Context: an optimization exercise on an open-source flow, tuned for small area, a short achievable clock period and few clock cycles. The choices shown serve that exercise and are no tape-out recipe. In this exercise RTL edits were held to simulation tests only and were not proved equivalent to the original. Power is estimated from default activity; no workload was simulated.

==> flow/design.v <==
module DT(
	input 					clk, 
	input					reset,
	output	reg				done ,
	output	reg				sti_rd ,
	output	reg 	[9:0]	sti_addr ,
	input			[15:0]	sti_di,
	output	reg				res_wr ,
	output	reg				res_rd ,
	output	reg 	[13:0]	res_addr ,
	output	reg 	[7:0]	res_do,
	input			[7:0]	res_di
	);
reg [2:0] find_min_ctr;							 
reg [3:0] bit_ptr;								 
reg [3:0] STATE_NOW;
reg [3:0] STATE_NEXT;
reg [7:0] data_min;
wire read_ready;
wire write_ready;
parameter INIT = 4'd0;
parameter ROM_READ = 4'd1;
parameter RAM_WRITE = 4'd2;
parameter WRITE_END = 4'd3;
parameter READ_F = 4'd4;
parameter MIN_F = 4'd5;
parameter WRITE_F = 4'd6;
parameter FOWARD_END = 4'd7;
parameter READ_B = 4'd8;
parameter MIN_B = 4'd9;
parameter WRITE_B = 4'd10;
parameter COMPLETE = 4'd11;
always@(posedge clk or negedge reset)
begin
	if(!reset) STATE_NOW <= INIT;
	else STATE_NOW <= STATE_NEXT;
end
always@(*)
begin
	case(STATE_NOW)
	INIT:
	begin
		STATE_NEXT = ROM_READ;
	end
	ROM_READ: 
	begin
		STATE_NEXT = RAM_WRITE;
	end
	RAM_WRITE:
	begin
		if(bit_ptr == 4'd15)
		begin
			if(res_addr == 14'd16383) STATE_NEXT = WRITE_END;
			else STATE_NEXT = ROM_READ;
		end
		else STATE_NEXT = RAM_WRITE;
	end
	WRITE_END: 
	begin
		STATE_NEXT = READ_F;
	end
	READ_F:
	begin
		if(res_di) STATE_NEXT = MIN_F;
		else
		begin
			if(res_addr == 14'd16254) STATE_NEXT = FOWARD_END;
			else STATE_NEXT = READ_F;
		end 
	end
	MIN_F:
	begin
		if(find_min_ctr == 4'd5) STATE_NEXT = WRITE_F;
		else STATE_NEXT = MIN_F;
	end
	WRITE_F:
	begin
		if(res_addr == 14'd16254) STATE_NEXT = FOWARD_END;
		else STATE_NEXT = READ_F;
	end
	FOWARD_END:
	begin
		STATE_NEXT = READ_B;
	end
	READ_B:
	begin
		if(res_di) STATE_NEXT = MIN_B;
		else
		begin
			if(res_addr == 14'd128) STATE_NEXT = COMPLETE;
			else STATE_NEXT = READ_B;
		end
	end
	MIN_B:
	begin
		if(find_min_ctr == 4'd5) STATE_NEXT = WRITE_B;
		else STATE_NEXT = MIN_B;
	end
	WRITE_B:
	begin
		if(res_addr == 14'd129) STATE_NEXT = COMPLETE;
		else STATE_NEXT = READ_B;
	end
	COMPLETE:
	begin
		STATE_NEXT = COMPLETE;
	end
	default: STATE_NEXT = INIT;
	endcase
end
always@(posedge clk or negedge reset)
begin
	if(!reset) sti_rd <= 1'd0;
	else if(STATE_NEXT == ROM_READ) sti_rd <= 1'd1;
	else sti_rd <= 1'd0;
end
assign read_ready = (STATE_NEXT == READ_F || STATE_NEXT == MIN_F ||
					STATE_NEXT == READ_B || STATE_NEXT == MIN_B);
assign write_ready = (STATE_NEXT == RAM_WRITE || STATE_NEXT == WRITE_F ||
					STATE_NEXT == WRITE_B);
always@(posedge clk or negedge reset)
begin
	if(!reset) res_rd <= 1'd0;
	else res_rd <= (read_ready);
end
always@(posedge clk or negedge reset)
begin
	if(!reset) res_wr <= 1'd0;
	else res_wr <= (write_ready);
end
always@(posedge clk or negedge reset)
begin
	if(!reset) sti_addr <= 10'd0;
	else if(STATE_NOW == ROM_READ) sti_addr <= sti_addr + 1'd1;
end
always@(posedge clk or negedge reset)
begin
	if(!reset) bit_ptr <= 4'd0;
	else if(STATE_NEXT == ROM_READ) bit_ptr <= 4'd15;
	else if(STATE_NOW == RAM_WRITE || STATE_NEXT == RAM_WRITE)
		bit_ptr <= bit_ptr - 4'd1;
end
always@(posedge clk or negedge reset)
begin
	if(!reset) find_min_ctr <= 3'd0;
	else if(STATE_NEXT == MIN_F || STATE_NEXT == MIN_B)
		find_min_ctr <= find_min_ctr + 4'd1;
	else if(STATE_NEXT == WRITE_F || STATE_NEXT == WRITE_B)
		find_min_ctr <= 4'd0;
end
always@(posedge clk or negedge reset)
begin
	if(!reset) res_addr <= 14'd16383;
	else if(STATE_NEXT == RAM_WRITE) res_addr <= res_addr + 14'd1;
	else if(STATE_NOW == WRITE_END) res_addr <= 14'd128;
	else if(STATE_NOW == FOWARD_END) res_addr <= 14'd16255;
	else if(STATE_NEXT == MIN_F || STATE_NOW == MIN_F)
	begin
		case(find_min_ctr)
		4'd0: res_addr <= res_addr - 14'd129;
		4'd1: res_addr <= res_addr + 14'd1;
		4'd2: res_addr <= res_addr + 14'd1;
		4'd3: res_addr <= res_addr + 14'd126;
		4'd4: res_addr <= res_addr + 14'd1;
		endcase
	end
	else if(STATE_NEXT == MIN_B || STATE_NOW == MIN_B)
	begin
		case(find_min_ctr)
		4'd0: res_addr <= res_addr + 14'd129;
		4'd1: res_addr <= res_addr - 14'd1;
		4'd2: res_addr <= res_addr - 14'd1;
		4'd3: res_addr <= res_addr - 14'd126;
		4'd4: res_addr <= res_addr - 14'd1;
		endcase
	end
	else if(STATE_NOW == READ_F || STATE_NOW == WRITE_F)
		res_addr <= res_addr + 14'd1;
	else if(STATE_NOW == READ_B || STATE_NOW == WRITE_B) 
		res_addr <= res_addr - 14'd1;
end
always@(posedge clk or negedge reset)
begin
	if(!reset) done <= 1'd0;
	else if(STATE_NOW == COMPLETE) done <= 1'd1;
end
always@(posedge clk or negedge reset)
begin
	if(!reset) data_min <= 8'd0;
	else if(STATE_NOW == MIN_F)
	begin
		if(find_min_ctr == 4'd1)  data_min <= res_di;
		else if(res_di < data_min) data_min <= res_di; 
	end
	else if(STATE_NOW == READ_B) data_min <= res_di;
	else if(STATE_NOW == MIN_B)
	begin
		if(res_di < (data_min - 1'd1)) data_min <= (res_di + 1'd1);
	end
end
always@(posedge clk or negedge reset)
begin
	if(!reset) res_do <= 8'd0;
	else if(STATE_NEXT == RAM_WRITE) res_do <= sti_di[bit_ptr];
	else if(STATE_NEXT == WRITE_F) res_do <= data_min + 8'd1;
	else if(STATE_NEXT == WRITE_B) res_do <= data_min;
end
endmodule
==> flow/run.sh <==
#!/bin/bash
# synth_recipe.tcl (not shown) runs the flow's synth.tcl, then flattens the netlist and writes it again
# the make line also repeats each setting of config.mk as NAME=value (left out here)
make -C /OpenROAD-flow-scripts/flow DESIGN_CONFIG=/design/flow/config.mk WORK_HOME=/design/flow/orfs CLKGATE_MAP_FILE= SYNTH_SCRIPT=/design/flow/synth_recipe.tcl finish
==> flow/config.mk <==
export PLATFORM = sky130hd
export DESIGN_NAME = DT
export DESIGN_NICKNAME = DT
export VERILOG_FILES = /design/flow/design.v
export SDC_FILE = /design/flow/constraint.sdc
export NUM_CORES = 4
export LEC_CHECK = 0
export CAP_MARGIN = 20
export CORE_MARGIN = 2
export CORE_UTILIZATION = 40
export SLEW_MARGIN = 20
==> flow/constraint.sdc <==
create_clock -name core_clock -period 6.0 [get_ports {clk}]
set_input_delay 1.2000 -clock core_clock [delete_from_list [all_inputs] [get_ports {clk}]]
set_output_delay 1.2000 -clock core_clock [all_outputs]
set_load 0.01 [all_outputs]
Figure 1. Critical path on the layout.
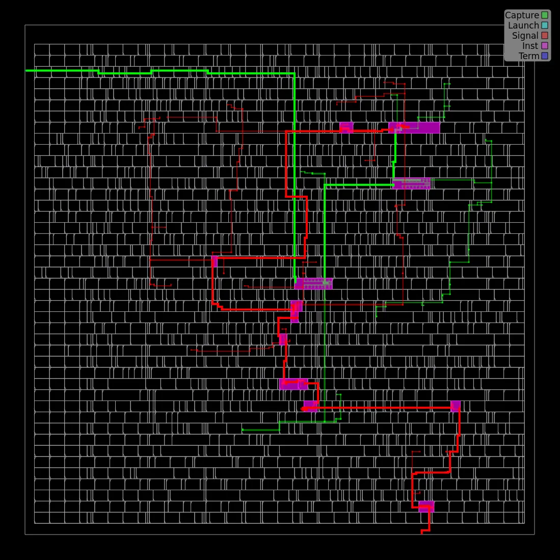
setup_tns: 0 ps
post-route core utilization: 0.4742
worst-case setup margin in the final layout: 1829 ps
Final Non-Filler Cells: 955
final critical path time including I/O delays and setup: 4171 ps

Figure 2. Met1 routing.
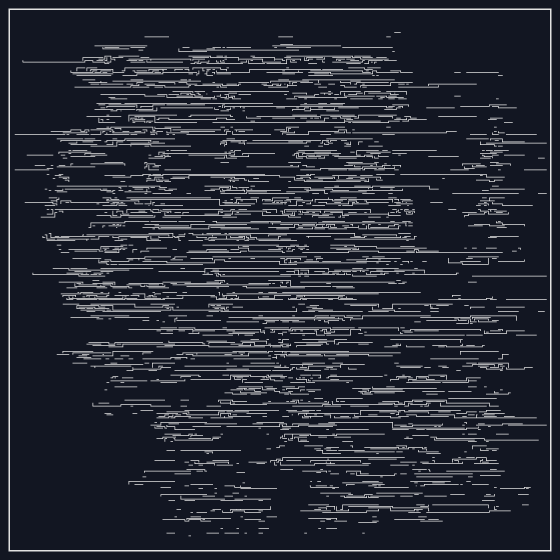
longest straight run	37.3 um
wire length on this layer	8130 um
total number of vias: 5951
met1 track utilization from global routing: 0.3377
drt total wl: 18.55 mm

Figure 3. Local utilization.
Scale bar: 20 um. 12 x 12 tiles, from white (low) to dark blue (high), 0 to 100% covered.
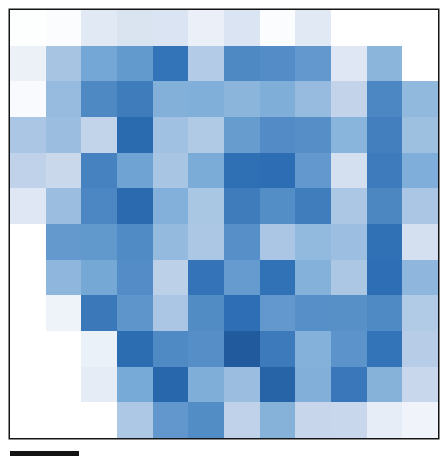
nearly empty tiles	11%
densest ninth of the die	bottom center
emptiest ninth of the die	lower left
tiles over 75% full	4.9%
mean over tiles	41%
fullest tile	83%
total core area: 13990 um2
Starting Density: 0.4142

==> run summary <==
run status=no timing/DRC/antenna violations; Clock net power=0.385 mW; mean post-synth cell area=7.664 um2; maximum clock path buffer count=2; CTS HTree Levels=2; share of the yosys chip area belonging to registers=0.2406; Worst Path Required=6220 ps; internal power consumption=1.961 mW; height of the die=124.4 um; Worst Max-Slew Pin Slew=approximately 900 ps; Max transition margin=0.3956; multi-input gates=approximately 610; power of the combinational group=2.87 mW; count of unique library cells instantiated by Yosys=72; HP Start=sti_addr[9]; Final Hold Viols=0; Layout non-clock buf frac=0.1015; switching power summed over all nets=~2.2 mW; category of the most critical setup path=in -> reg; critical register-to-register path startpoint=res_addr[10]; DRT Pass-1 Iters=8; Crit. Startpoint=res_di[4]; clock insertion delay at the later pin of the skew report=300 ps; count of hold-fix buffers inserted at cts=0; multi-input gate share of the layout cell area=0.6084; routability cong.=between 0.9 and 1; leading cell type in the layout, fill and taps excluded=sky130_fd_sc_hd__nor2_1; Worst setup EP type=register; total number of cells along the worst setup path=11; Reg2Reg Setup Slack=1990 ps; share of the final layout cell area in sequential cells=0.2101; clock tree sinks=55; Max Clock Skew=6.478 ps; hold worst-path end=sti_addr[9]; highest-count cells in the layout ignoring fill and taps=sky130_fd_sc_hd__nor2_1 (71), sky130_fd_sc_hd__nand2_1 (66), sky130_fd_sc_hd__clkdlybuf4s50_1 (60), sky130_fd_sc_hd__o21ai_0 (48), sky130_fd_sc_hd__a21oi_1 (43); cell area after synthesis=5794 um2; Syn Inst Count=roughly 760; post-layout net count=834; worst hold path stage count=1; wire length per cell=19.42 um; Post-Place Cells=947; Leading cell kind=multi-input combinational cells; list of cells traversed by the critical path=clkdlybuf4s50_1 > nor4_1 > a311oi_1 > o22ai_1 > o2111a_2 > nor3_1 > a21oi_1 > buf_4 > nand2_1 > a2111oi_0 > o31ai_1; top cells by area, synth=sky130_fd_sc_hd__dfrtp_1 (18%), sky130_fd_sc_hd__ha_1 (7.3%), sky130_fd_sc_hd__dfstp_2 (6.3%), sky130_fd_sc_hd__xnor2_1 (5.9%), sky130_fd_sc_hd__nor2_1 (4.6%); via count of the first global-routing pass=~5700; net switching fraction of the power=0.5314; largest driver fanout on the critical path=14; ANT nets after route=0; crit-path leading delay family=compound AO/OA/AOI/OAI gates; area growth from synthesis to layout=14.49%; Max Cap Violations=0; total of fill cells in the finished design=1387; tap cell instance count=180; area of combinational cells with multiple inputs=4036 um2; antenna diode count=0; Setup Fix Bufs, Post-CTS=0; worst setup path endpoint=res_addr[9]; total power density per cell area=630.8 nW/um2; worst flop-to-flop path endpoint=res_addr[9]; post-route clock period utilization=0.6952; vias per cell=6.231; CTS tree=done; top-count cell post-synth=sky130_fd_sc_hd__nor2_1; category of the worst setup path launch point=input port; proportion of cell area spent on the clock network=0.02848; antenna violations before repair=0; Largest stage delay, worst path=590 ps; Sequential Power Share=0.223; largest vdd supply drop=about 0.43 mV; count of pins over their slew limit=0; number of clock-tree buffers in the layout=6; top contributor to total power=combinational cells; share of total power in combinational logic=0.685; number of storage elements in the synthesis netlist=55; worst endpoint data arrival time=4390 ps
Testbench counts, summed over its fixed seeds: cycles 2,898,399.
stage by stage:
step	cell area, um2	setup slack, ps	power, mW
2_1_floorplan	5794	2586	2.917
3_3_place_gp	6445	1590	3.686
3_5_place_dp	6445	1547	3.737
4_1_cts	6634	1868	4.139
5_1_grt	6634	1453	4.520
6_report	6634	1829	4.184
routing by layer:
metal	routed length [um]	vias up	track usage
met2	8137	287	0.3684
met3	1734	45	0.04124
met1	8130	2804	0.3377
met4	546	0	0.07601
met5	0	-	0
li1	-	2815	-
cell families (layout without fill, tap and decap cells):
kind of cell	after synthesis	count (layout)	synth area share
and+or+nand+nor	283	283	0.2425
AOI/OAI and AO/OA	219	219	0.2511
buffers and inverters	90	109	0.06348
DFF	55	55	0.2406
xor gates and xnor gates	54	54	0.08162
adders and majority gates	34	34	0.07342
muxes	21	21	0.04729
sequential cells by signal, summed over array words and instances (netlist names):
signal	count
STATE_NOW	4
bit_ptr	4
sti_addr	10
done	1
sti_rd	1
res_do	8
find_min_ctr	3
res_addr	14
res_rd	1
res_wr	1
data_min	8

[port drivers added, routing unchanged]
The results above use ideal ports. As a check the final layout listed here was re-extracted and re-timed, cells and wires unchanged. Step 1, drivers: a clkbuf_16 drives clk and a buf_2 each remaining input, both assumed. Step 2 times the ports against the registers' clock, not the clock port: input delays grow and output delays shrink by t, the midpoint of the rising clock arrivals with the driver on. a / b / c = ideal / step 1 / step 2; a / b = the first two.
t (ns): 0.347
setup slack, ns: 1.829 / 1.851 / 1.505
clock arrival spread, ns: 0.008 / 0.007
cell pins on the clock port's net: 1
After both steps this run still meets setup and hold. For this run, drivers alone change the setup slack by +0.022 ns; drivers and shift together by -0.324 ns.
